This design comes from an exercise in tuning for small area and a short achievable clock period on the open sky130 flow, not from production work. Function was checked by simulation only, so behaviour that the tests miss may differ from the original. Some runs may be left out. An edit can pass the tests and still lose a function that they never use.

run_1/wires.png
Scale bar: 100 um. Only two layers are drawn.
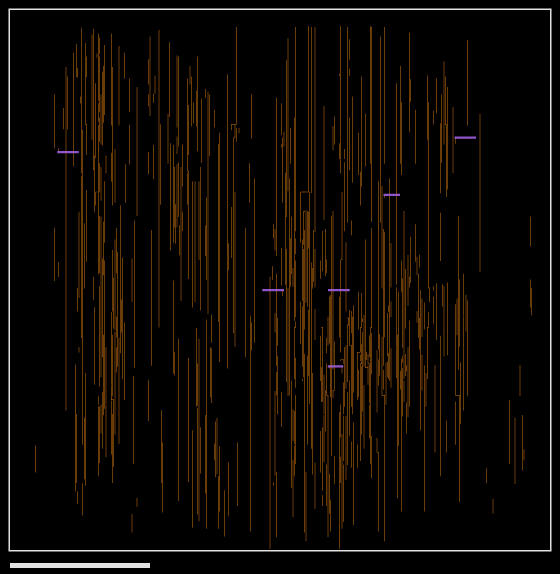
run_1/placement.png
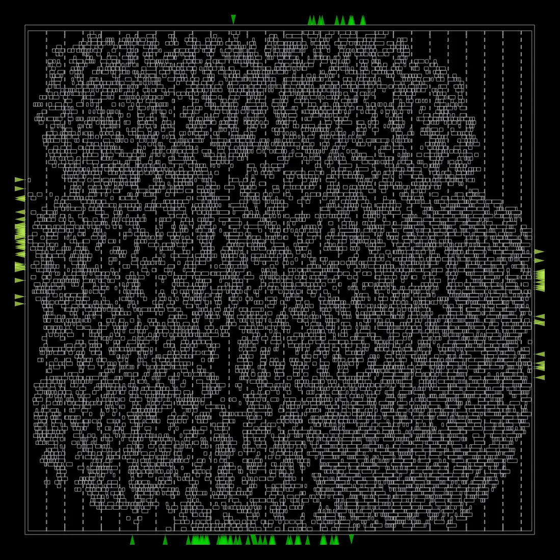
run_1/power_grid.png
Pins as bars on the die edge. Tap cells in grey.
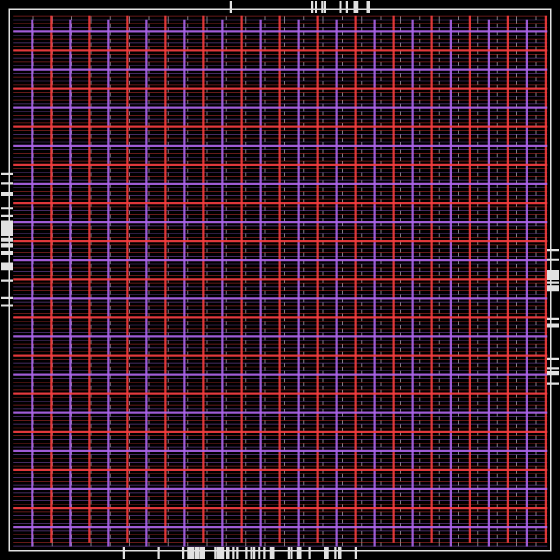
--- flow/run.sh ---
#!/bin/bash
# synth_recipe.tcl (not shown) runs the flow's synth.tcl, then flattens the netlist and writes it again
# the make line also repeats each setting of config.mk as NAME=value (left out here)
make -C /OpenROAD-flow-scripts/flow DESIGN_CONFIG=/design/flow/config.mk WORK_HOME=/design/flow/orfs CLKGATE_MAP_FILE= SYNTH_SCRIPT=/design/flow/synth_recipe.tcl finish
--- flow/config.mk ---
export PLATFORM = sky130hd
export DESIGN_NAME = ALU_32_Bit_Top
export DESIGN_NICKNAME = ALU_32_Bit_Top
export VERILOG_FILES = /design/flow/design.v
export SDC_FILE = /design/flow/constraint.sdc
export NUM_CORES = 4
export LEC_CHECK = 0
export CAP_MARGIN = 20
export CORE_MARGIN = 2
export CORE_UTILIZATION = 40
export SLEW_MARGIN = 20
--- flow/constraint.sdc ---
create_clock -name core_clock -period 110.0 [get_ports {Clock_In}]
set_input_delay 22.0000 -clock core_clock [delete_from_list [all_inputs] [get_ports {Clock_In}]]
set_output_delay 22.0000 -clock core_clock [all_outputs]
set_load 0.01 [all_outputs]
--- flow/design.v ---
module ALU_32_Bit (
    input         Enable_In,
    input  [3:0]  ALU_Operation_Select_In,
    input  [31:0] Data_A_In,
    input  [31:0] Data_B_In,
    output [31:0] Result_Out,
    output        Carry_Out
);
reg [32:0] ALU_Results;
assign Result_Out = Enable_In ? ALU_Results[31:0] : 32'b0;
assign Carry_Out  = Enable_In ? ALU_Results[32]   : 1'b0;
always @ (*)
    begin
        case (ALU_Operation_Select_In)
            4'h0    : begin ALU_Results <= Data_A_In + 1'b1;            end  
            4'h1    : begin ALU_Results <= Data_A_In - 1'b1;            end  
            4'h2    : begin ALU_Results <= Data_A_In + Data_B_In;       end  
            4'h3    : begin ALU_Results <= Data_A_In - Data_B_In;       end  
            4'h4    : begin ALU_Results <= Data_B_In - Data_A_In;       end  
            4'h5    : begin ALU_Results <= Data_A_In * Data_B_In;       end  
            4'h6    : begin ALU_Results <= (Data_B_In == 32'b0) ? {1'b0, 32'hFFFFFFFF} : Data_A_In / Data_B_In; end  
            4'h7    : begin ALU_Results <= (Data_B_In == 32'b0) ? {1'b0, Data_A_In}   : Data_A_In % Data_B_In; end  
            4'h8    : begin ALU_Results <= Data_A_In & Data_B_In;       end  
            4'h9    : begin ALU_Results <= Data_A_In | Data_B_In;       end  
            4'hA    : begin ALU_Results <= ~Data_A_In;                  end  
            4'hB    : begin ALU_Results <= ~Data_B_In;                  end  
            4'hC    : begin ALU_Results <= ~(Data_A_In & Data_B_In);    end  
            4'hD    : begin ALU_Results <= ~(Data_A_In | Data_B_In);    end  
            4'hE    : begin ALU_Results <= Data_A_In ^ Data_B_In;       end  
            4'hF    : begin ALU_Results <= ~(Data_A_In ^ Data_B_In);    end  
            default : begin ALU_Results <= 33'b0;                       end
        endcase
    end
endmodule
module ALU_32_Bit_Top (
    input         Clock_In,
    input         Enable_In,
    input  [3:0]  ALU_Operation_Select_In,
    input  [31:0] Data_A_In,
    input  [31:0] Data_B_In,
    output [31:0] Result_Out,
    output        Carry_Out
);
reg [31:0] Result_Reg;
reg        Carry_Reg;
wire [31:0] ALU_Result;
wire        ALU_Carry;
always @ (posedge Clock_In)
    begin
        Result_Reg <= ALU_Result;
        Carry_Reg  <= ALU_Carry;
    end
ALU_32_Bit ALU_32_Bit_Inst (
    .Enable_In               (Enable_In),
    .ALU_Operation_Select_In (ALU_Operation_Select_In),
    .Data_A_In               (Data_A_In),
    .Data_B_In               (Data_B_In),
    .Result_Out              (ALU_Result),
    .Carry_Out               (ALU_Carry)
);
assign Result_Out = Result_Reg;
assign Carry_Out  = Carry_Reg;
endmodule
==> impl_metrics.tcl, run 1 <==
set metrics [dict create \
    die_area_um2 148000 \
    hold_viol_final 0 \
    async_flop_share_pct 0 \
    synth_fa_ha_area_share_pct 32.7 \
    cp_max_fo 38 \
    post-cts-setup-buffers 0 \
    gp_routability_congestion 1.08 \
    crit_top_cell "ha_1" \
    synthSimpleGateAreaFrac_pct 21.4 \
    initial_core_util_pct 40.4 \
    hold_class "input pin to flop" \
    critical-path-top-delay-family "compound AO/OA/AOI/OAI gates" \
    drv_cap 0 \
    cp_num_buf_inv 18 \
    grt_pass1_vias 62304 \
    die-height_um 385 \
    holdWs_ps 22400 \
    setup_tns_ps 0 \
    worst-setup-path-type "input pin to flop" \
    cts_tree "done" \
    min_from "ALU_Operation_Select_In[0]" \
    clk_pin_slew_worst_paths_ps 100 \
    yosysSeqAreaShare_pct 1.14 \
    final_antenna_net_count 0 \
    yosys-top-cells-count "nand2_1 (1038), ha_1 (815), nor2_1 (769), inv_1 (740), a21oi_1 (648)" \
    first_iter_violations 9229 \
    synth_compound_area_share_pct 27.2 \
    coreArea_um2 144000 \
    outcome "timing/DRC/antenna clean" \
    cts.sinks 33 \
    synth.most_common_cell "nand2_1" \
    postSynthAreaPerCell_um2 7.08 \
    grt_start_max_net_pins 78 \
    areaGrowthSynthToFinish_pct 6.82 \
    arrival_ps 106040 \
    max_freq_mhz 9.45 \
    cts_root_buf "clkbuf_16" \
    ys_types 110 \
    drcViolationCount 0 \
    setup_viol 0 \
    nets 9480 \
    synthCells 8205 \
    dr.pass1.iters 7 \
    gr-total-overflow 0 \
    h-tree-depth 2 \
    dp_hpwl_mm 237 \
    netlist.top_cell.by_area "ha_1" \
    critPathMaxStageDelay_ps 760 \
    whs_path_depth 4 \
    grt_pass1_wl_mm 438 \
    syn_nets 9531 \
    wl_mm 308 \
    synthMuxAreaShare_pct 1.96 \
    ios 103 \
    critPathLaunchType "input pin" \
    synth-seq-cells 33 \
    vias_per_cell 6.61 \
    synth_ff_type "dfxtp_1" \
    rsz0062_at_grt "no" \
    synth_area_leaders "ha_1 (18%), fa_1 (15%), nand2_1 (6.7%), a21oi_1 (5.6%), xnor2_1 (5.3%)" \
    netlist_area_um2 58100 \
    worst_pin_slew_ps 1200 \
    ys.warnings.count 2 \
    synth_top_family_by_area "adder cells" \
    track_usage_pct 40.3 \
    synth_edf_count 0 \
    synth_xor_area_share_pct 8.29 \
    die_w_um 385 \
    final_layout_size_suffix_gt1_share_pct 5.68 \
    dr_total_vias 66540 \
    finalCritPeriodShare_pct 96.3 \
    min_to "Result_Reg[3]" \
    min_period_ps 105880 \
    finalMaxSlewViolations 0 \
    slowest_stage "o31ai_2" \
    cts_buffer_depth 2 \
    worstPathRequired_ps 110160 \
    io_buffers 102 \
    routedWlPerCell_um 30.5 \
    end_kind "flop" \
    synth_top_area_share_pct 17.5 \
    antenna_found_initial 19 \
    slew_headroom_pct 19.4 \
    cts_buffers 5 \
]
Notes on wires.png above:
| layer | colour | wire length |
|---|---|---|
| metal 5 | purple | 74.8 um |
| metal 4 | orange | 22.4 mm |

Notes on placement.png above:
Layout Utilization: 43.1%
fraction of area in registers: 1.06%
Std-Cell Rows: 139
Fillers: 15089

Notes on power_grid.png above:
| net | colour |
|---|---|
| VSS | purple |
| VDD | red |
signal pins: 103
rows: 139
tap cells: 1903
met5 straps: 27
met1 rails: 140

run 1: cell usage in the layout (no fill, tap or decap), types with 80 or more instances in the layout:
| cell | count |
|---|---|
| a21o_1 | 198 |
| fa_1 | 441 |
| o21a_1 | 162 |
| a21oi_1 | 643 |
| clkdlybuf4s50_1 | 87 |
| xnor2_1 | 352 |
| ha_1 | 815 |
| nand2b_1 | 80 |
| o211ai_1 | 85 |
| nand3_1 | 184 |
| a31oi_1 | 105 |
| nand2_1 | 1034 |
| nor3_1 | 181 |
| nor2_1 | 765 |
| inv_1 | 727 |
| a211oi_1 | 86 |
| buf_4 | 192 |
| xor2_1 | 198 |
| o21ai_0 | 446 |
run 1: per-layer routing:
metal,part of all wire (%),global-route usage [%]
met1,40,54.0
met2,40,58.5
met3,12,9.29
met4,7.3,24.2
met5,0.024,0
run 1: area by class of cell:
cell class                      instances  area, um^2
Fill cell                           15089       81900
Multi-Input combinational cell       7059       53500
Inverter                              759        2850
Timing Repair Buffer                  296        2460
Tap cell                             1903        2380
Sequential cell                        33         661
Clock buffer                            7         143
Antenna cell                           16        40.0
Clock inverter                          1        30.0
run 1: metrics by stage:
step / worst slack, ps / util [%] / cell area (um^2) / std cells
floorplan: 15460 / - / 58100 / 8205
global placement: 2620 / 42.8 / 61700 / 10047
detailed placement: 1830 / 42.9 / 61700 / 10049
CTS: 2130 / 43.0 / 61900 / 10057
global route: 15.9 / 43.1 / 62100 / 10061
finish: 4120 / 43.1 / 62100 / 10074
run 1: flip-flops by register name, indices dropped and copies added, names as in the netlist:
name        cells
Carry_Reg       1
Result_Reg     32
run 1: worst max path at each step:
stage	start	endpoint	slack, ps	cells past startpoint
floorplan	Data_B_In[0]	Result_Reg[0]	15460	310
global placement	Data_B_In[0]	Carry_Reg	2620	289
detailed placement	Data_B_In[0]	Result_Reg[5]	1830	287
CTS	Data_B_In[0]	Result_Reg[5]	2130	287
global route	Data_B_In[20]	Result_Reg[0]	20	299
finish	Data_B_In[24]	Result_Reg[19]	4120	288
run 1: tightest hold or removal path, cell delays in order:
cell and delay [ps]:
buf_4 270, o32ai_1 190, nor4_1 80, o22ai_1 130
run 1: repair_timing:
action                     4_1_cts  5_1_grt
gates resized for setup          0       32
hold buffers                     0        0
setup endpoints to repair        0       33
run 1: cells by family after synthesis:
group | after synthesis
simple gates | 2748
compound gates | 2396
fa+ha+maj | 1256
buf+inv | 1113
xor+xnor | 550
mux | 108
flops | 33
other cells | 1
run_1/clk_routes.png
Scale bar: 100 um.
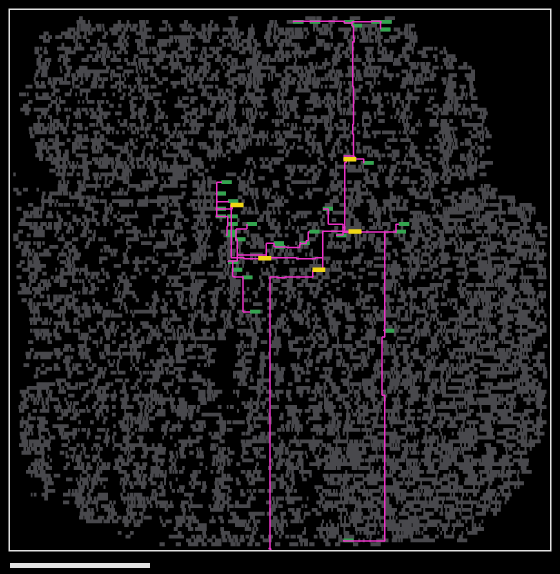

==> run 2: a larger rewrite; changed files in full <==
removed: flow/run.sh
==> flow/design.v <==
module ALU_Div_Row #(
    parameter W = 2
) (
    input  [W-1:0] X_In,
    input  [W-1:0] B_In,         
    input          Cin,          
    input          Sel_Carry,
    input          Sel_Force,
    output         Carry_Out,
    output [W-1:0] X_Out
);
localparam N = W + 1;               
localparam L = (N <= 2) ? 1 : (N <= 4) ? 2 : (N <= 8) ? 3 : (N <= 16) ? 4 : (N <= 32) ? 5 : 6;
wire [N-1:0] G [0:L];
wire [N-1:0] P [0:L];
assign G[0] = {X_In & B_In, Cin};
assign P[0] = {X_In ^ B_In, 1'b0};
genvar l, i;
generate
    for (l = 0; l < L; l = l + 1) begin : lvl
        for (i = 0; i < N; i = i + 1) begin : bit_
            if ((i >> l) & 1) begin : op
                assign G[l+1][i] = G[l][i] | (P[l][i] & G[l][((i >> l) << l) - 1]);
                assign P[l+1][i] = P[l][i] & P[l][((i >> l) << l) - 1];
            end else begin : pass
                assign G[l+1][i] = G[l][i];
                assign P[l+1][i] = P[l][i];
            end
        end
    end
endgenerate
wire [W-1:0] Sum = P[0][N-1:1] ^ G[L][N-2:0];
wire         Sel = (G[L][N-1] & Sel_Carry) | Sel_Force;
assign Carry_Out = G[L][N-1];
assign X_Out     = Sel ? Sum : X_In;
endmodule
module ALU_32_Bit_Top (
    input         Clock_In,
    input         Enable_In,
    input  [3:0]  ALU_Operation_Select_In,
    input  [31:0] Data_A_In,
    input  [31:0] Data_B_In,
    output [31:0] Result_Out,
    output        Carry_Out
);
localparam ARRAY_SPLIT = 17;
wire        S1_Div = (ALU_Operation_Select_In[3:1] == 3'b011);      
wire [32:0] S1_B   = {S1_Div, Data_B_In ^ {32{S1_Div}}};
wire [33*32-1:0] S1_X;
wire [31:0]      S1_Q;
genvar j;
generate
    for (j = 0; j < ARRAY_SPLIT; j = j + 1) begin : s1_row
        wire High_Zero;
        if (j >= 30) begin : top
            assign High_Zero = 1'b1;
        end else begin : low
            assign High_Zero = ~|Data_B_In[31:j+2];
        end
        wire [j+1:0] Row_In;
        if (j == 0) begin : first
            assign Row_In = {1'b0, Data_A_In[31] & S1_Div};
        end else begin : next
            assign Row_In = {S1_X[33*(j-1) +: j+1], Data_A_In[31-j] & S1_Div};
        end
        wire       Carry;
        wire [j+1:0] Row_Out;
        ALU_Div_Row #(.W(j+2)) row (
            .X_In      (Row_In),
            .B_In      (S1_B[j+1:0]),
            .Cin       (S1_Div),
            .Sel_Carry (S1_Div & High_Zero),
            .Sel_Force (~S1_Div & Data_A_In[31-j]),
            .Carry_Out (Carry),
            .X_Out     (Row_Out)
        );
        assign S1_Q[31-j] = Carry & High_Zero;
        assign S1_X[33*j +: 33] = {{(31-j){1'b0}}, Row_Out};
    end
endgenerate
reg        En_Reg;
reg [3:0]  Op_Reg;
reg [31:0] A_Reg;
reg        Div_Reg;
reg [31:0] B_Reg;             
reg [ARRAY_SPLIT-1:0] Q_High_Reg;
reg [ARRAY_SPLIT:0]   X_Reg;
always @ (posedge Clock_In)
    begin
        En_Reg     <= Enable_In;
        Op_Reg     <= ALU_Operation_Select_In;
        A_Reg      <= Data_A_In;
        Div_Reg    <= S1_Div;
        B_Reg      <= S1_B[31:0];
        Q_High_Reg <= S1_Q[31:32-ARRAY_SPLIT];
        X_Reg      <= S1_X[33*(ARRAY_SPLIT-1) +: ARRAY_SPLIT+1];
    end
wire        S2_Div = Div_Reg;
wire [32:0] S2_B   = {S2_Div, B_Reg};
wire [31:0] B_Val  = B_Reg;           
wire [33*32-1:0] S2_X;
wire [31:0]      S2_Q;
assign S2_X[33*(ARRAY_SPLIT-1) +: 33] = {{(32-ARRAY_SPLIT){1'b0}}, X_Reg};
generate
    for (j = ARRAY_SPLIT; j < 32; j = j + 1) begin : s2_row
        wire High_Zero;
        if (j >= 30) begin : top
            assign High_Zero = 1'b1;
        end else begin : low
            assign High_Zero = &B_Reg[31:j+2];    
        end
        wire [j+1:0] Row_In = {S2_X[33*(j-1) +: j+1], A_Reg[31-j] & S2_Div};
        wire       Carry;
        wire [j+1:0] Row_Out;
        ALU_Div_Row #(.W(j+2)) row (
            .X_In      (Row_In),
            .B_In      (S2_B[j+1:0]),
            .Cin       (S2_Div),
            .Sel_Carry (S2_Div & High_Zero),
            .Sel_Force (~S2_Div & A_Reg[31-j]),
            .Carry_Out (Carry),
            .X_Out     (Row_Out)
        );
        assign S2_Q[31-j] = Carry & High_Zero;
        assign S2_X[33*j +: 33] = {{(31-j){1'b0}}, Row_Out};
    end
endgenerate
wire [31:0] Quotient  = {Q_High_Reg, S2_Q[31-ARRAY_SPLIT:0]};
wire [32:0] Array_Out = S2_X[33*31 +: 33];    
reg [31:0] Add_X, Add_Y;
reg        Add_Cin, Add_Inv;
always @ (*)
    begin
        case (Op_Reg[2:0])
            3'd0    : begin Add_X = A_Reg;  Add_Y = 32'b0;     Add_Cin = 1'b1; Add_Inv = 1'b0; end  
            3'd1    : begin Add_X = A_Reg;  Add_Y = ~32'b0;    Add_Cin = 1'b0; Add_Inv = 1'b1; end  
            3'd2    : begin Add_X = A_Reg;  Add_Y = B_Val;     Add_Cin = 1'b0; Add_Inv = 1'b0; end  
            3'd3    : begin Add_X = A_Reg;  Add_Y = ~B_Val;    Add_Cin = 1'b1; Add_Inv = 1'b1; end  
            default : begin Add_X = ~A_Reg; Add_Y = B_Val;     Add_Cin = 1'b1; Add_Inv = 1'b1; end  
        endcase
    end
wire [32:0] Add_Sum = {1'b0, Add_X} + {1'b0, Add_Y} + {32'b0, Add_Cin};
reg [31:0] Logic_Result;
always @ (*)
    begin
        case (Op_Reg[2:0])
            3'd0    : Logic_Result = A_Reg & B_Val;
            3'd1    : Logic_Result = A_Reg | B_Val;
            3'd2    : Logic_Result = ~A_Reg;
            3'd3    : Logic_Result = ~B_Val;
            3'd4    : Logic_Result = ~(A_Reg & B_Val);
            3'd5    : Logic_Result = ~(A_Reg | B_Val);
            3'd6    : Logic_Result = A_Reg ^ B_Val;
            default : Logic_Result = ~(A_Reg ^ B_Val);
        endcase
    end
reg [32:0] ALU_Results;
always @ (*)
    begin
        if (Op_Reg[3])
            ALU_Results = {(Op_Reg[2:0] != 3'd0) && (Op_Reg[2:0] != 3'd1) && (Op_Reg[2:0] != 3'd6), Logic_Result};
        else
            case (Op_Reg[2:0])
                3'd5    : ALU_Results = Array_Out;
                3'd6    : ALU_Results = {1'b0, Quotient};
                3'd7    : ALU_Results = {1'b0, Array_Out[31:0]};
                default : ALU_Results = {Add_Sum[32] ^ Add_Inv, Add_Sum[31:0]};
            endcase
    end
assign Result_Out = En_Reg ? ALU_Results[31:0] : 32'b0;
assign Carry_Out  = En_Reg & ALU_Results[32];
endmodule
==> flow/flow/run.sh <==
#!/bin/bash
# The standard layout, with timing repair (after CTS and after global
# routing) asked to reach extra setup slack beyond what the clock period
# requires, so that the achieved period shrinks. The synthesis is the
# standard one, unchanged.
set -euo pipefail
MARGIN=50
bash standard.sh synth > synth.log 2>&1
bash standard.sh SETUP_SLACK_MARGIN=$MARGIN finish > layout.log 2>&1
==> flow/standard.sh <==
#!/bin/bash
# synth_recipe.tcl (not shown) runs the flow's synth.tcl, then flattens the netlist and writes it again
# the make line also repeats each setting of config.mk as NAME=value (left out here)
make -C /OpenROAD-flow-scripts/flow DESIGN_CONFIG=/design/flow/config.mk WORK_HOME=/design/flow/orfs CLKGATE_MAP_FILE= SYNTH_SCRIPT=/design/flow/synth_recipe.tcl "${@:-finish}"
==> flow/config.mk <==
export PLATFORM = sky130hd
export DESIGN_NAME = ALU_32_Bit_Top
export DESIGN_NICKNAME = ALU_32_Bit_Top
export VERILOG_FILES = /design/flow/design.v
export SDC_FILE = /design/flow/constraint.sdc
export NUM_CORES = 4
export LEC_CHECK = 0
export ABC_AREA = 1
export CAP_MARGIN = 20
export CORE_MARGIN = 2
export CORE_UTILIZATION = 40
export SLEW_MARGIN = 20
run_2/clk_routes.png
Scale bar: 100 um.
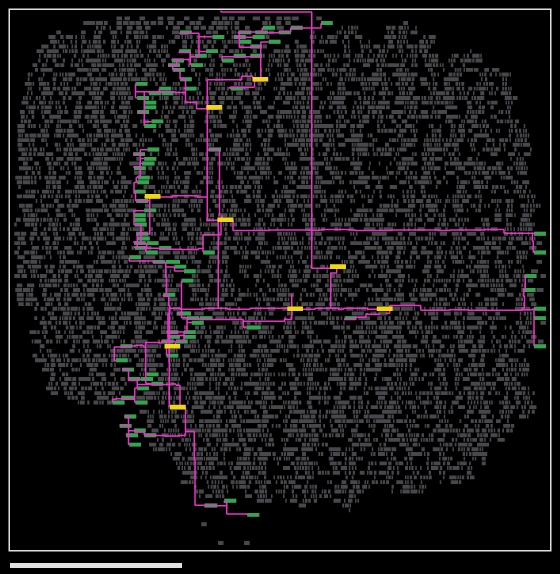
[clock drivers] yellow | count: 9
[clock wires] magenta | length: 2230 um
[flip-flops] green | count: 105
routed clock nets: 10

run_2/placement.png
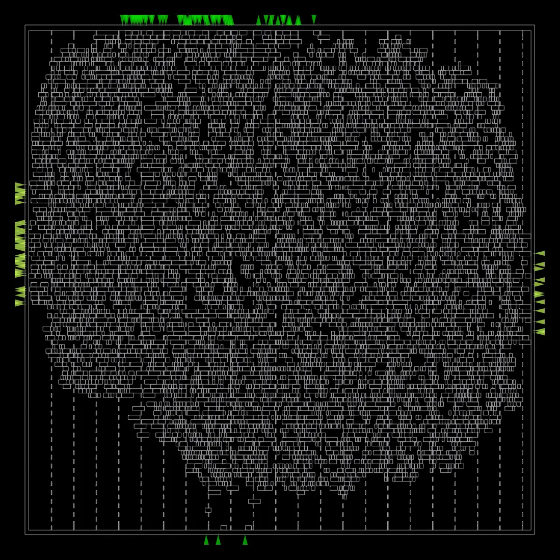
Layout Utilization: 47.1%
n_taps: 1265
Fillers: 10037
Seq Cell Count: 105

==> impl_metrics.tcl, run 2 <==
set metrics [dict create \
    outcome "timing/DRC/antenna clean" \
    ios 103 \
    holdWs_ps 21880 \
    synthCells 6161 \
    async_flop_share_pct 0 \
    die_area_um2 98300 \
    first_iter_violations 3315 \
    areaGrowthSynthToFinish_pct 16.8 \
    clk_pin_slew_worst_paths_ps 120 \
    cts_buffer_depth 2 \
    mostFrequentLayoutCell "nand2_1" \
    ys.warnings.count 33 \
    critPathLaunchType "flop" \
    hold_buffers 0 \
    yosysSeqAreaShare_pct 5.48 \
    synthSimpleGateAreaFrac_pct 34.8 \
    worstPathRequired_ps 88000 \
    slowest_stage "a21oi_2" \
    finalCritPeriodShare_pct 52.1 \
    drv_cap 0 \
    synthMuxAreaShare_pct 0 \
    synth_edf_count 0 \
    die_w_um 314 \
    cp_max_fo 37 \
    cts_buffers 9 \
    yosys-top-cells-count "nand2_1 (1733), inv_1 (782), nand3_1 (718), ha_1 (619), a21oi_1 (382)" \
    vias_per_cell 5.44 \
    worst_pin_slew_ps 969 \
    final_antenna_net_count 0 \
    dr_total_vias 41697 \
    nets 7201 \
    final_cell_mix "nand2_1 (1670), inv_1 (770), nand3_1 (712)" \
    critPathMaxStageDelay_ps 570 \
    cts_tree "done" \
    setup_viol 0 \
    rsz0062_at_grt "no" \
    gp_routability_congestion 0.945 \
    min_period_ps 57350 \
    arrival_ps 35350 \
    synth_fa_ha_area_share_pct 26.7 \
    synth_top_family_by_area "simple AND/OR/NAND/NOR gates" \
    max_freq_mhz 17.4 \
    grt_pass1_wl_mm 216 \
    final_layout_size_suffix_gt1_share_pct 13.0 \
    worst-setup-path-type "flop to output pin" \
    synth_xor_area_share_pct 7.75 \
    synth_compound_area_share_pct 15.3 \
    grt_pass1_vias 37942 \
    dp_hpwl_mm 108 \
    drcViolationCount 0 \
    syn_nets 6974 \
    synth.most_common_cell "nand2_1" \
    initial_core_util_pct 40.3 \
    row_count 113 \
    track_usage_pct 27.9 \
    setup_tns_ps 0 \
    netlist_area_um2 38300 \
    gr-total-overflow 0 \
    cts_root_buf "clkbuf_16" \
    wl_mm 145 \
    io_buffers 102 \
    end_kind "output pin" \
    crit_top_cell "nand2_1" \
    finalMaxSlewViolations 0 \
    synth_ff_type "dfxtp_1" \
    coreArea_um2 95000 \
    hold_class "input pin to flop" \
    grt_start_max_net_pins 60 \
    synth_area_leaders "ha_1 (20%), nand2_1 (17%), nand3_1 (9.4%), inv_1 (7.7%), fa_1 (6.5%)" \
    slew_headroom_pct 34.9 \
    top_regs "A_Reg: 32 flops, B_Reg: 32 flops, X_Reg: 18 flops" \
    h-tree-depth 3 \
    final_area_um2 44800 \
    routedWlPerCell_um 19.0 \
    dr.pass1.iters 6 \
    synth_top_area_share_pct 20.2 \
    die-height_um 314 \
    synth-seq-cells 105 \
    cts.sinks 105 \
    netlist.top_cell.by_area "ha_1" \
    ys_types 72 \
    place_area_um2 40800 \
    postSynthAreaPerCell_um2 6.22 \
    hold_viol_final 0 \
    antenna_found_initial 6 \
]
run 2: cell count changes after synthesis, sizes merged, moves of 103 or more:
cell    delta
xnor2    -201
nor3     -130
a31oi    -103
fa       -317
o21a     -150
clkbuf   -197
ha       -196
nor2     -536
a21oi    -256
o21ai    -161
nand2    +730
a21o     -149
nand3    +536
run 2: final timing paths:
path	startpoint	endpoint	slack, ps	depth (start not counted)
max	B_Reg[4]	Result_Out[2]	52650	274
min	ALU_Operation_Select_In[1]	Op_Reg[1]	21880	1
run 2: cell families after synthesis:
kind of cell	after synthesis
and+or+nand+nor	3055
buffers and inverters	963
AOI/OAI and AO/OA	956
adders and majority gates	743
xor gates and xnor gates	339
DFF	105
run 2: repair_timing:
action                                  CTS  global route
gates cloned                             10            27
endpoints found under the setup margin   52            52
pin swaps                                14           114
buffers inserted                         28           132
gates resized for setup                  90           389
run 2: worst max-delay path, delay by kind of cell, from the launching register on:
kind,cells,cell delay [ps]
flops,1,380
fa+ha+maj,17,4960
compound gates,61,10290
buf+inv,37,4540
simple gates,159,14660
run 2: final cells by class:
| cell class | instances | area (um^2) | area share [%] |
|---|---|---|---|
| inverter | 804 | 3080 | 6.89 |
| clock inverter | 7 | 80.1 | 0.179 |
| antenna | 1 | 2.50 | 0.00559 |
| sequential | 105 | 2120 | 4.74 |
| tap | 1265 | 1580 | 3.54 |
| clock buffer | 9 | 225 | 0.503 |
| timing repair inverter | 4 | 22.5 | 0.0503 |
| timing repair buffer | 362 | 3690 | 8.24 |
| multi-input combinational | 5102 | 34000 | 75.8 |
run 2: layer usage:
metal  vias up  global-route usage (%)  wire length, um
met3       308                    2.40             9170
li1      20777                       -                -
met1     19213                    37.8            64400
met4         0                    10.6             6720
met5         -                       0                0
met2      1399                    45.9            64900
run 2: metrics by stage:
stage                     setup WS, ps  cells
after global routing             49630   7659
final                            52650   7659
after floorplan                  54310   6161
after detailed placement         46280   7445
after global placement           47290   7445
after CTS                        50020   7499
run_2/placement_by_type.png
Scale bar: 100 um. Fill, decap, tap and diode cells in grey.
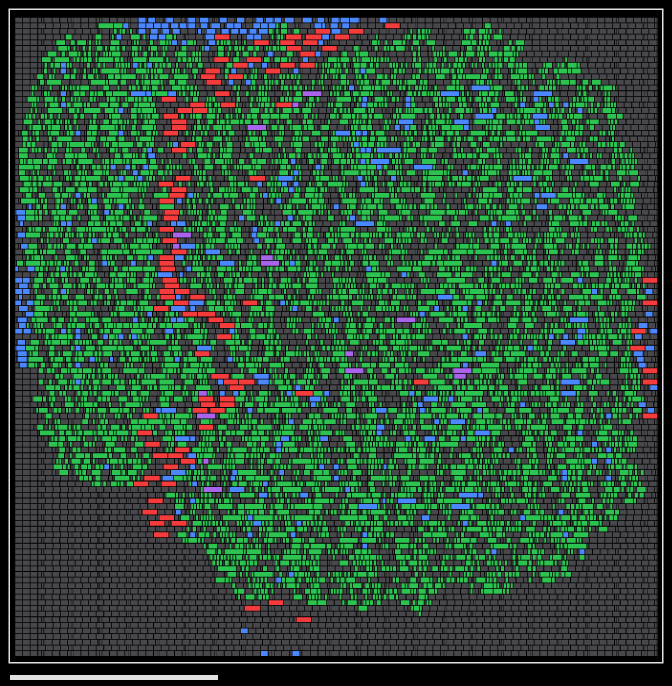

==> run 3: changes to the inputs <==
--- a/flow/design.v
+++ b/flow/design.v
@@ -141,18 +141,25 @@
     end
 wire [32:0] Add_Sum = {1'b0, Add_X} + {1'b0, Add_Y} + {32'b0, Add_Cin};
-reg [31:0] Logic_Result;
+reg [3:0] Logic_Table;
 always @ (*)
     begin
         case (Op_Reg[2:0])
-            3'd0    : Logic_Result = A_Reg & B_Val;
-            3'd1    : Logic_Result = A_Reg | B_Val;
-            3'd2    : Logic_Result = ~A_Reg;
-            3'd3    : Logic_Result = ~B_Val;
-            3'd4    : Logic_Result = ~(A_Reg & B_Val);
-            3'd5    : Logic_Result = ~(A_Reg | B_Val);
-            3'd6    : Logic_Result = A_Reg ^ B_Val;
-            default : Logic_Result = ~(A_Reg ^ B_Val);
+            3'd0    : Logic_Table = 4'b1000;     
+            3'd1    : Logic_Table = 4'b1110;     
+            3'd2    : Logic_Table = 4'b0011;     
+            3'd3    : Logic_Table = 4'b0101;     
+            3'd4    : Logic_Table = 4'b0111;     
+            3'd5    : Logic_Table = 4'b0001;     
+            3'd6    : Logic_Table = 4'b0110;     
+            default : Logic_Table = 4'b1001;     
         endcase
     end
+wire [31:0] Logic_Result;
+genvar k;
+generate
+    for (k = 0; k < 32; k = k + 1) begin : logic_bit
+        assign Logic_Result[k] = Logic_Table[{A_Reg[k], B_Reg[k]}];
+    end
+endgenerate
 reg [32:0] ALU_Results;
 always @ (*)
==> flow/flow/run.sh (replaced) <==
#!/bin/bash
# The standard layout, with timing repair (after CTS and after global
# routing) asked to reach extra setup slack beyond what the clock period
# requires, so that the achieved period shrinks, and with clock buffers
# placed along long clock wires so the flip-flop clock pins see a low slew.
# The synthesis is the standard one, unchanged.
set -euo pipefail
MARGIN=50
bash standard.sh synth > synth.log 2>&1
bash standard.sh SETUP_SLACK_MARGIN=$MARGIN CTS_BUF_DISTANCE=60 finish > layout.log 2>&1
run_3/placement_by_type.png
Scale bar: 100 um. Fill, decap, tap and diode cells in grey.
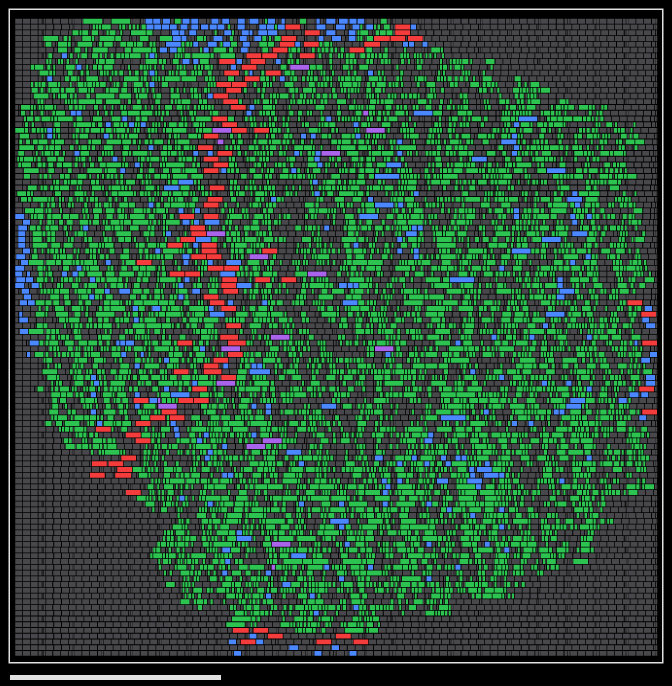
| class | colour | cells | share of their area |
|---|---|---|---|
| flops | red | 105 | 5.0% |
| combinational and other logic | green | 5776 | 85% |
| other buffers and delay cells | blue | 363 | 8.6% |
| clock drivers and dummy loads | purple | 19 | 0.95% |

run_3/wires.png
Scale bar: 100 um. Only two layers are drawn.
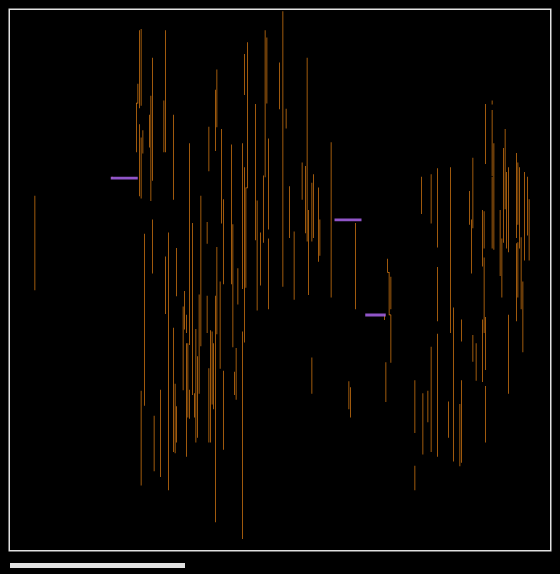
| layer | colour | wire length |
|---|---|---|
| metal 4 | orange | 6390 um |
| metal 5 | purple | 37.7 um |

==> impl_metrics.tcl, run 3 <==
set metrics [dict create \
    outcome "finished with violations" \
    so.violations "capacitance limit, slew limit" \
    track_usage_pct 28.2 \
    placed_cells 7267 \
    stdcell_count 7507 \
    met1_length_mm 62.4 \
    hold_buffers 0 \
    antenna_found_initial 6 \
    arrival_ps 35880 \
    finalCritPeriodShare_pct 52.6 \
    synth_edf_count 0 \
    gp_routability_congestion 0.953 \
    clk_pin_slew_worst_paths_ps 100 \
    finalMaxSlewViolations 6 \
    slew_headroom_pct -6.81 \
    h-tree-depth 3 \
    nets 7013 \
    synthCells 6005 \
    synth_top_area_share_pct 18.8 \
    gr-total-overflow 0 \
    cts.sinks 105 \
    cts_buffer_depth 4 \
    wl_mm 142 \
    io_buffers 102 \
    die_w_um 309 \
    routedWlPerCell_um 18.9 \
    synth_ff_type "dfxtp_1" \
    wl_met2_mm 64.7 \
    worst-setup-path-type "flop to output pin" \
    top_regs "A_Reg: 32 flops, B_Reg: 32 flops, X_Reg: 18 flops" \
    critPathMaxStageDelay_ps 380 \
    grt_pass1_vias 37125 \
    hold_class "input pin to flop" \
    row_count 111 \
    async_flop_share_pct 0 \
    coreArea_um2 91800 \
    fill_cells 9460 \
    mostFrequentLayoutCell "nand2_1" \
    cts_tree "done" \
    yosys-top-cells-count "nand2_1 (1604), inv_1 (747), nand3_1 (719), ha_1 (558), a21oi_1 (405)" \
    netlist.top_cell.by_area "ha_1" \
    maxUsedRoutingLayer "met5" \
    synth_area_leaders "ha_1 (19%), nand2_1 (16%), nand3_1 (9.7%), inv_1 (7.6%), fa_1 (6.7%)" \
    final_antenna_net_count 0 \
    grt_pass1_wl_mm 210 \
    crit_top_cell "nand2_1" \
    rsz0062_at_grt "yes" \
    setup_tns_ps 0 \
    netlist_area_um2 37100 \
    synth.most_common_cell "nand2_1" \
    setup_viol 0 \
    min_period_ps 57880 \
    grt_start_max_net_pins 51 \
    die_area_um2 95200 \
    critPathLaunchType "flop" \
    yosysSeqAreaShare_pct 5.66 \
    place_area_um2 39500 \
    hold_viol_final 0 \
    ios 103 \
    synth-seq-cells 105 \
    vias_per_cell 5.43 \
    ys_types 70 \
    cp_max_fo 30 \
    drv_cap 1 \
    drcViolationCount 0 \
    slowest_stage "a21oi_4" \
    initial_core_util_pct 40.4 \
    wl_met3_mm 8.65 \
    die-height_um 309 \
    dp_hpwl_mm 104 \
    final_cell_mix "nand2_1 (1542), inv_1 (731), nand3_1 (701)" \
    dr.pass1.iters 6 \
    final_layout_size_suffix_gt1_share_pct 14.0 \
    first_iter_violations 3434 \
    cts_root_buf "clkbuf_16" \
    cts_buffers 15 \
    dr_total_vias 40774 \
    max_freq_mhz 17.3 \
    postSynthAreaPerCell_um2 6.18 \
    syn_nets 6757 \
    end_kind "output pin" \
    worst_pin_slew_ps 1590 \
    worstPathRequired_ps 88000 \
    areaGrowthSynthToFinish_pct 18.3 \
    multi_input_area_um2 33200 \
    final_area_um2 43900 \
    ys.warnings.count 33 \
    regArea_um2 2120 \
]
==> run 3: routing by layer <==
layer / up-vias / GRT usage [%]
met5: - / 0
met3: 308 / 2.23
met1: 18826 / 38.0
met4: 6 / 11.6
met2: 1338 / 46.4
li1: 20296 / -
==> run 3: worst paths after layout <==
check | to | startpoint | slack [ps] | cells after the start
worst min-delay path | Op_Reg[1] | ALU_Operation_Select_In[1] | 21700 | 1
worst max-delay path | Result_Out[15] | B_Reg[2] | 52120 | 272
==> run 3: per-stage QoR <==
step	hold WS [ps]	utilization, %	setup slack [ps]
after floorplan	22030	-	53360
after global placement	22450	43.0	45350
after detailed placement	22450	43.0	44240
after CTS	21840	44.6	50010
after global routing	21710	47.8	49480
final	21700	47.8	52120
==> run 3: worst max-delay path: cells and delay by family (launching register included) <==
kind | cells | cell delay (ps)
buffers and inverters | 38 | 5000
AOI/OAI and AO/OA | 60 | 10200
adders and majority gates | 16 | 4730
and+or+nand+nor | 158 | 14770
DFF | 1 | 370
==> run 3: layout make-up <==
class | instances | share of cell area (%)
Antenna cell | 1 | 0.00570
Clock buffer | 16 | 0.864
Clock inverter | 3 | 0.0485
Inverter | 771 | 6.74
Multi-Input combinational cell | 5000 | 75.6
Sequential cell | 105 | 4.83
Tap cell | 1243 | 3.54
Timing Repair Buffer | 363 | 8.31
Timing Repair inverter | 5 | 0.0713
==> run 3: logic make-up (layout without fill, tap and decap cells) <==
kind of cell | after synthesis | count (layout) | synth area share (%)
AOI/OAI and AO/OA | 964 | 979 | 15.4
xor gates and xnor gates | 335 | 335 | 7.91
adders and majority gates | 682 | 682 | 25.5
buffers and inverters | 920 | 1158 | 9.91
DFF | 105 | 105 | 5.66
other | 0 | 1 | 0
and+or+nand+nor | 2999 | 3004 | 35.6
==> run 3: repair_timing <==
action / CTS / global route
setup buffers: 46 / 134
cloned: 19 / 21
endpoints found under the setup margin: 52 / 52
pin swaps: 18 / 93
resized for setup: 97 / 392
run_3/placement.png
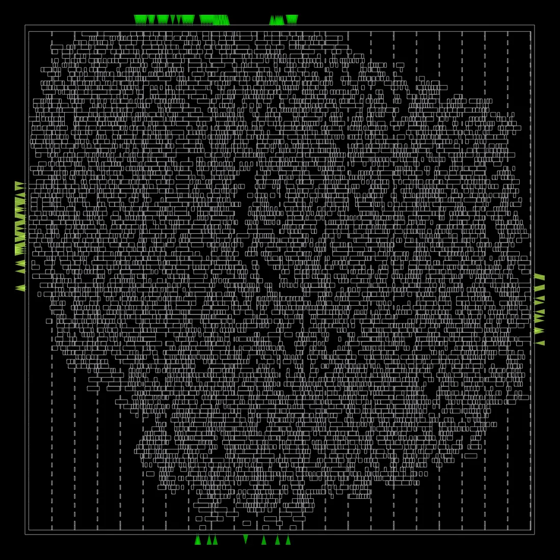

==> run 4: changes to the inputs <==
==> flow/flow/run.sh (replaced) <==
#!/bin/bash
# The standard layout, with timing repair (after CTS and after global
# routing) asked to reach extra setup slack beyond what the clock period
# requires, so that the achieved period shrinks. Gate cloning is left out of
# that repair (clones can overload the gate driving them after the last
# design repair), and clock buffers are placed along long clock wires so the
# flip-flop clock pins see a low slew. The synthesis is the standard one,
# unchanged.
set -euo pipefail
MARGIN=50
bash standard.sh synth > synth.log 2>&1
bash standard.sh SETUP_SLACK_MARGIN=$MARGIN SKIP_GATE_CLONING=1 CTS_BUF_DISTANCE=60 finish > layout.log 2>&1
run_4/placement.png
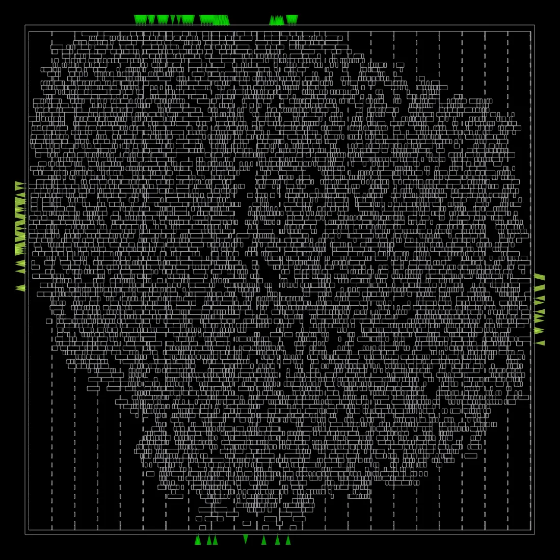
fin cells: 7477
Fillers: 9515
CORE AREA: 91800 um^2

==> impl_metrics.tcl, run 4 <==
set metrics [dict create \
    whs_path_depth 1 \
    cts_tree "done" \
    nets 6983 \
    netlist_area_um2 37100 \
    crit_top_cell "nand2_1" \
    cp_num_buf_inv 39 \
    min_from "ALU_Operation_Select_In[1]" \
    synth_top_area_share_pct 18.8 \
    async_flop_share_pct 0 \
    critical-path-top-delay-family "simple AND/OR/NAND/NOR gates" \
    slew_headroom_pct 23.9 \
    min_period_ps 57580 \
    top_regs "A_Reg: 32 flops, B_Reg: 32 flops, X_Reg: 18 flops" \
    final_antenna_net_count 0 \
    hold_buffers 0 \
    cts.sinks 105 \
    outcome "timing/DRC/antenna clean" \
    min_to "Op_Reg[1]" \
    h-tree-depth 3 \
    die_w_um 309 \
    cts_buffer_depth 4 \
    critPathMaxStageDelay_ps 410 \
    arrival_ps 35580 \
    die_area_um2 95200 \
    finalCritPeriodShare_pct 52.3 \
    antenna_found_initial 10 \
    final_area_um2 43200 \
    place_area_um2 39500 \
    worst_pin_slew_ps 1140 \
    hold_class "input pin to flop" \
    holdWs_ps 21700 \
    max_freq_mhz 17.4 \
    gp_routability_congestion 0.953 \
    setup_viol 0 \
    netlist.top_cell.by_area "ha_1" \
    dr_total_vias 40300 \
    grt_pass1_wl_mm 208 \
    finalMaxSlewViolations 0 \
    final_cell_mix "nand2_1 (1560), inv_1 (733), nand3_1 (710)" \
    clk_pin_slew_worst_paths_ps 90 \
    synth-seq-cells 105 \
    rsz0062_at_grt "no" \
    cts_root_buf "clkbuf_16" \
    worstPathRequired_ps 88000 \
    gr-total-overflow 0 \
    track_usage_pct 28.0 \
    end_kind "output pin" \
    utilization_pct 47.0 \
    ys.warnings.count 33 \
    hold_viol_final 0 \
    worst-setup-path-type "flop to output pin" \
    synth_area_leaders "ha_1 (19%), nand2_1 (16%), nand3_1 (9.7%), inv_1 (7.6%), fa_1 (6.7%)" \
    initial_core_util_pct 40.4 \
    setup_tns_ps 0 \
    mostFrequentLayoutCell "nand2_1" \
    regArea_um2 2120 \
    dr.pass1.iters 8 \
    io_buffers 102 \
    slowest_stage "fa_1" \
    synth_ff_type "dfxtp_1" \
    grt_start_max_net_pins 50 \
    dp_hpwl_mm 104 \
    synth_edf_count 0 \
    multi_input_area_um2 32700 \
    ios 103 \
    postSynthAreaPerCell_um2 6.18 \
    vias_per_cell 5.39 \
    grt_pass1_vias 36911 \
    row_count 111 \
    yosysSeqAreaShare_pct 5.66 \
    ys_types 70 \
    areaGrowthSynthToFinish_pct 16.4 \
    yosys-top-cells-count "nand2_1 (1604), inv_1 (747), nand3_1 (719), ha_1 (558), a21oi_1 (405)" \
    critPathLaunchType "flop" \
    syn_nets 6757 \
    synthCells 6005 \
    drcViolationCount 0 \
    wl_mm 140 \
    drv_cap 0 \
    cp_max_fo 30 \
    first_iter_violations 3266 \
    cts_buffers 15 \
    routedWlPerCell_um 18.7 \
    die-height_um 309 \
    synth.most_common_cell "nand2_1" \
    final_layout_size_suffix_gt1_share_pct 12.9 \
]
run_4/wires.png
Scale bar: 100 um. Only two layers are drawn.
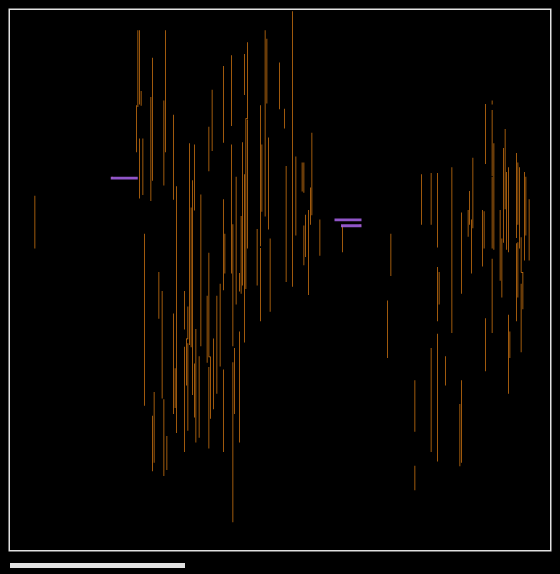
| layer | colour | wire length |
|---|---|---|
| metal 4 | orange | 5990 um |
| metal 5 | purple | 37.7 um |

## run 4: cell counts after synthesis
Identical to the previous run, type by type.
## run 4: metal layers
metal	part of all wire (%)	vias up	track usage (%)
met4	4.3	6	11.3
met1	44	18569	37.6
li1	-	20180	-
met3	6.0	283	2.45
met5	0.026	-	0
met2	45	1262	46.0
## run 4: final cells by class
cell class	instances	share of cell area [%]
clock buffers	16	0.878
multi-input cells	4980	75.7
diodes	1	0.00579
flip-flops and latches	105	4.91
clock inverters	3	0.0493
repair buffers	358	8.02
inverters	771	6.84
well taps	1243	3.60
## run 4: worst max-delay path by stage
| stage | start | endpoint | slack [ps] | cells after the start |
|---|---|---|---|---|
| floorplan | ALU_Operation_Select_In[3] | X_Reg[15] | 53360 | 267 |
| global placement | Div_Reg | Result_Out[11] | 45350 | 277 |
| detailed placement | Div_Reg | Result_Out[11] | 44240 | 279 |
| CTS | B_Reg[0] | Result_Out[14] | 50020 | 297 |
| global route | B_Reg[0] | Result_Out[16] | 49690 | 296 |
| finish | B_Reg[4] | Result_Out[16] | 52420 | 272 |
## run 4: cell families (layout without fill, tap and decap cells)
kind of cell	Yosys count	in the layout	synth area share (%)
flops	105	105	5.66
buf+inv	920	1148	9.91
simple gates	2999	2999	35.6
other cells	0	1	0
compound gates	964	964	15.4
fa+ha+maj	682	682	25.5
xor+xnor	335	335	7.91
## run 4: through the flow
| step | instances | worst slack, ps |
|---|---|---|
| floorplan | 6005 | 53360 |
| global placement | 7267 | 45350 |
| detailed placement | 7267 | 44240 |
| CTS | 7343 | 50020 |
| global route | 7476 | 49690 |
| finish | 7477 | 52420 |
## run 4: repair_timing
action / 4_1_cts / 5_1_grt
buffers inserted: 57 / 133
pin swaps: 15 / 74
endpoints found under the setup margin: 52 / 52
cloned: 0 / 0
gates resized for setup: 79 / 356
run_4/power_grid.png
Pins as bars on the die edge. Tap cells in grey.
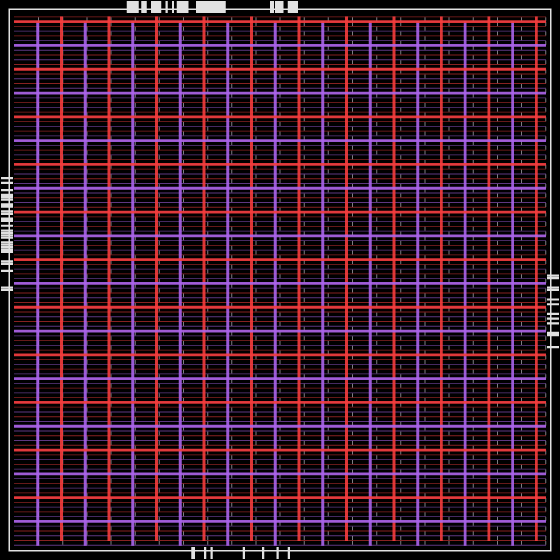

==> run 5: changes to the inputs <==
--- a/flow/design.v
+++ b/flow/design.v
@@ -144,4 +144,7 @@
 always @ (*)
     begin
+        if (!En_Reg)
+            Logic_Table = 4'b0000;               
+        else
         case (Op_Reg[2:0])
             3'd0    : Logic_Table = 4'b1000;     
@@ -165,6 +168,6 @@
 always @ (*)
     begin
-        if (Op_Reg[3])
-            ALU_Results = {(Op_Reg[2:0] != 3'd0) && (Op_Reg[2:0] != 3'd1) && (Op_Reg[2:0] != 3'd6), Logic_Result};
+        if (Op_Reg[3] || !En_Reg)
+            ALU_Results = {En_Reg && (Op_Reg[2:0] != 3'd0) && (Op_Reg[2:0] != 3'd1) && (Op_Reg[2:0] != 3'd6), Logic_Result};
         else
             case (Op_Reg[2:0])
@@ -175,5 +178,5 @@
             endcase
     end
-assign Result_Out = En_Reg ? ALU_Results[31:0] : 32'b0;
-assign Carry_Out  = En_Reg & ALU_Results[32];
+assign Result_Out = ALU_Results[31:0];
+assign Carry_Out  = ALU_Results[32];
 endmodule
run_5/power_grid.png
Pins as bars on the die edge. Tap cells in grey.
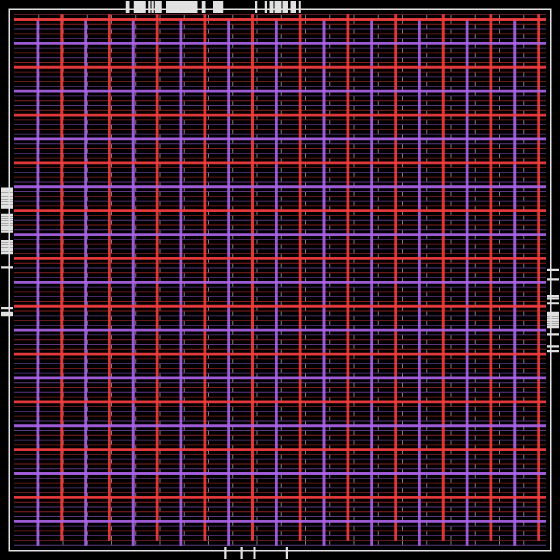
| net | colour |
|---|---|
| VSS | purple |
| VDD | red |
tap cells: 1186
signal pins: 103
met5 straps: 22

==> impl_metrics.tcl, run 5 <==
set metrics [dict create \
    gr-total-overflow 0 \
    synth.most_common_cell "nand2_1" \
    finalMaxSlewViolations 0 \
    critPathMaxStageDelay_ps 540 \
    cts_root_buf "clkbuf_16" \
    min_to "Op_Reg[2]" \
    track_usage_pct 27.8 \
    top_regs "A_Reg: 32 flops, B_Reg: 32 flops, X_Reg: 18 flops" \
    gp_routability_congestion 0.986 \
    worstPathRequired_ps 88000 \
    cts_buffers 15 \
    mostFrequentLayoutCell "nand2_1" \
    final_layout_size_suffix_gt1_share_pct 12.5 \
    die_w_um 307 \
    setup_tns_ps 0 \
    yosys-top-cells-count "nand2_1 (1646), inv_1 (740), nand3_1 (687), ha_1 (558), a21oi_1 (375)" \
    synth_edf_count 0 \
    fill_cells 9677 \
    worst_pin_slew_ps 1060 \
    min_from "ALU_Operation_Select_In[2]" \
    final_cell_mix "nand2_1 (1598), inv_1 (735), nand3_1 (676)" \
    cts.sinks 105 \
    die_area_um2 94400 \
    slew_headroom_pct 29.2 \
    first_iter_violations 3107 \
    h-tree-depth 3 \
    antenna_found_initial 2 \
    routedWlPerCell_um 18.8 \
    rsz0062_at_grt "no" \
    ys_types 73 \
    vias_per_cell 5.40 \
    min_period_ps 57590 \
    critPathLaunchType "flop" \
    coreArea_um2 91400 \
    yosysSeqAreaShare_pct 5.71 \
    wl_mm 139 \
    die-height_um 307 \
    ios 103 \
    arrival_ps 35590 \
    synth-seq-cells 105 \
    row_count 111 \
    outcome "timing/DRC/antenna clean" \
    synthCells 5958 \
    slowest_stage "clkdlybuf4s50_1" \
    nets 6935 \
    grt_start_max_net_pins 46 \
    cts_buffer_depth 4 \
    drcViolationCount 0 \
    drv_cap 0 \
    post-place-ws_ps 44800 \
    cp_max_fo 31 \
    ys.warnings.count 33 \
    crit_top_cell "nand2_1" \
    setup_viol 0 \
    areaGrowthSynthToFinish_pct 15.7 \
    holdWs_ps 21760 \
    setup_ws_ps 52410 \
    worst-setup-path-type "flop to output pin" \
    hold_class "input pin to flop" \
    initial_core_util_pct 40.3 \
    syn_nets 6710 \
    multi_input_area_um2 32100 \
    hold_viol_final 0 \
    max_freq_mhz 17.4 \
    synth_area_leaders "ha_1 (19%), nand2_1 (17%), nand3_1 (9.3%), inv_1 (7.5%), fa_1 (6.7%)" \
    dr.pass1.iters 6 \
    dr_total_vias 39851 \
    end_kind "output pin" \
    grt_pass1_wl_mm 206 \
    synth_top_area_share_pct 19.0 \
    postSynthAreaPerCell_um2 6.18 \
]
run_5/clk_routes.png
Scale bar: 100 um.
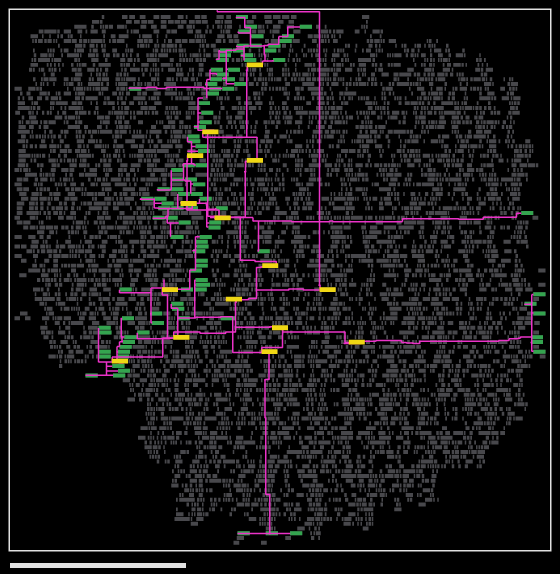

## run 5: cell types whose count changed in the layout (fill, tap and decap cells not counted), moves of 14 or more
cell      delta
nand3_1     -34
a21boi_0    -33
buf_4       -14
nand2_1     +38
o21ai_0     +20
nand3_2     +18
nor2_1      -16
a21oi_4     -20
## run 5: kinds of logic (layout without fill, tap and decap cells)
logic type / Yosys count / after routing / synth area share, %
flip-flops: 105 / 105 / 5.71
AO/OA/AOI/OAI: 911 / 911 / 14.4
other: 0 / 4 / 0
adder cells (fa/ha/maj): 682 / 682 / 25.7
buffers and inverters: 914 / 1141 / 9.96
AND/OR/NAND/NOR: 2991 / 2991 / 35.8
XOR/XNOR: 355 / 355 / 8.45
## run 5: repair_timing
item,CTS,global route
resized for setup,96,331
setup endpoints to repair,52,52
endpoints found under the hold margin,0,0
buffers inserted,33,139
hold buffers,0,0
pin swaps,15,66
## run 5: cell type report
cell class,count,share of cell area [%]
Antenna cell,4,0.0235
Clock buffer,16,0.914
Clock inverter,3,0.0499
Inverter,773,7.09
Multi-Input combinational cell,4939,75.4
Sequential cell,105,4.97
Tap cell,1186,3.48
Timing Repair Buffer,349,8.08
## run 5: metrics by stage
step | std cells | cell area (um^2) | util, %
after floorplan | 5958 | 36800 | -
after detailed placement | 7180 | 39200 | 42.9
after global routing | 7371 | 42600 | 46.6
final | 7375 | 42600 | 46.6
after CTS | 7232 | 40300 | 44.1
after global placement | 7180 | 39200 | 42.9
## run 5: worst max-delay path, delay by kind of cell, from the launching register on
| kind | cells | cell delay [ps] |
|---|---|---|
| fa+ha+maj | 17 | 5010 |
| simple gates | 162 | 15310 |
| flops | 1 | 320 |
| buf+inv | 40 | 4940 |
| compound gates | 66 | 9200 |
## run 5: routing by layer
metal | routed length, um | vias up | GRT usage, %
met5 | 13 | - | 0
met4 | 6560 | 2 | 10.9
met3 | 8100 | 314 | 2.10
met2 | 63700 | 1228 | 46.8
met1 | 60500 | 18328 | 37.0
li1 | - | 19979 | -
## run 5: worst max-delay path by stage
stage                                    start              to  cells past startpoint
floorplan           ALU_Operation_Select_In[3]       X_Reg[15]                    269
global placement                      B_Reg[0]  Result_Out[14]                    288
detailed placement                    B_Reg[0]  Result_Out[14]                    290
CTS                                   B_Reg[0]  Result_Out[17]                    304
global route                         B_Reg[31]  Result_Out[14]                    297
finish                                B_Reg[5]  Result_Out[30]                    285

==> notes/layouts.md <==
Pictures saved along the way, in no particular order.

Placed cells, one colour a class.
Scale bar: 100 um. Fill, decap, tap and diode cells in grey.
(a)
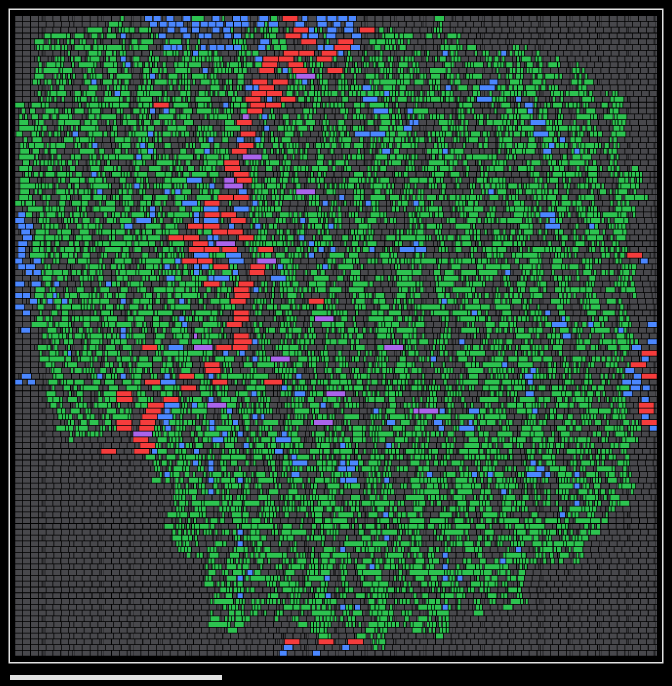
(b)
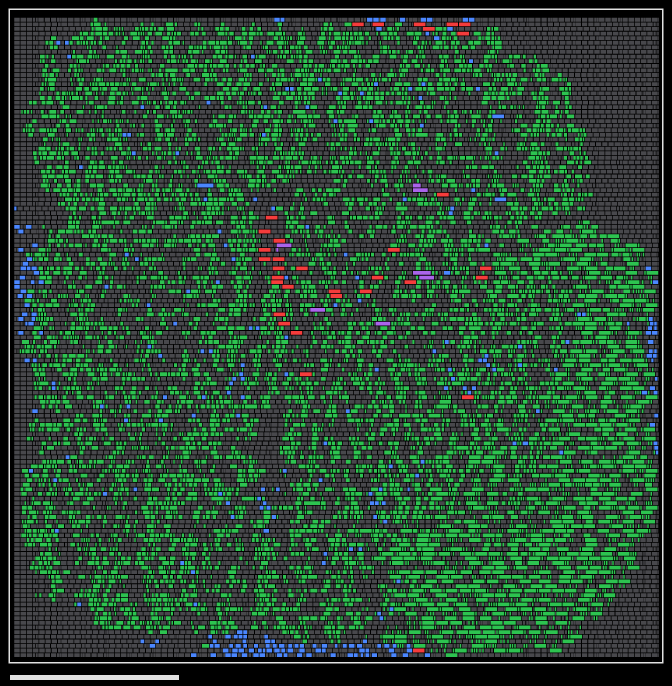
For run 1, see (b).
For run 5, see (a).
The one with the most sequential cells is (a).
The one with the largest die is (b).

Key to (b):
| class | colour | cells | share of their area |
|---|---|---|---|
| other buffers and delay cells | blue | 296 | 4.1% |
| combinational and other logic | green | 7818 | 94% |
| flops | red | 33 | 1.1% |
| clock drivers and dummy loads | purple | 8 | 0.29% |

[separate check: timing with driven ports]
The results above use ideal ports. As a check the final layouts listed here were re-extracted and re-timed, cells and wires unchanged.
Step 1, drivers: a clkbuf_16 drives Clock_In and a buf_2 each remaining input, both assumed.
Step 2, shift: input delay + t, output delay - t, t = (earliest + latest rising clock arrival at the registers) / 2. This alone moves slack from input paths to output paths.
Slacks: ideal ports / drivers / drivers and shift; pairs: ideal ports / drivers.
| run | t, ns | setup slack, ns | clock arrival spread, ns |
|---|---|---|---|
| run 1 | 0.389 | 4.124 / 4.171 / 3.782 | 0.037 / 0.037 |
| run 2 | 0.468 | 52.651 / 52.594 / 52.416 | 0.036 / 0.036 |
| run 3 | 0.625 | 52.117 / 52.054 / 52.224 | 0.050 / 0.050 |
| run 4 | 0.622 | 52.425 / 52.366 / 52.220 | 0.049 / 0.048 |
| run 5 | 0.633 | 52.415 / 52.355 / 52.346 | 0.057 / 0.057 |
For run 1, which loses most, drivers alone change the setup slack by +0.047 ns; drivers and shift together by -0.342 ns.
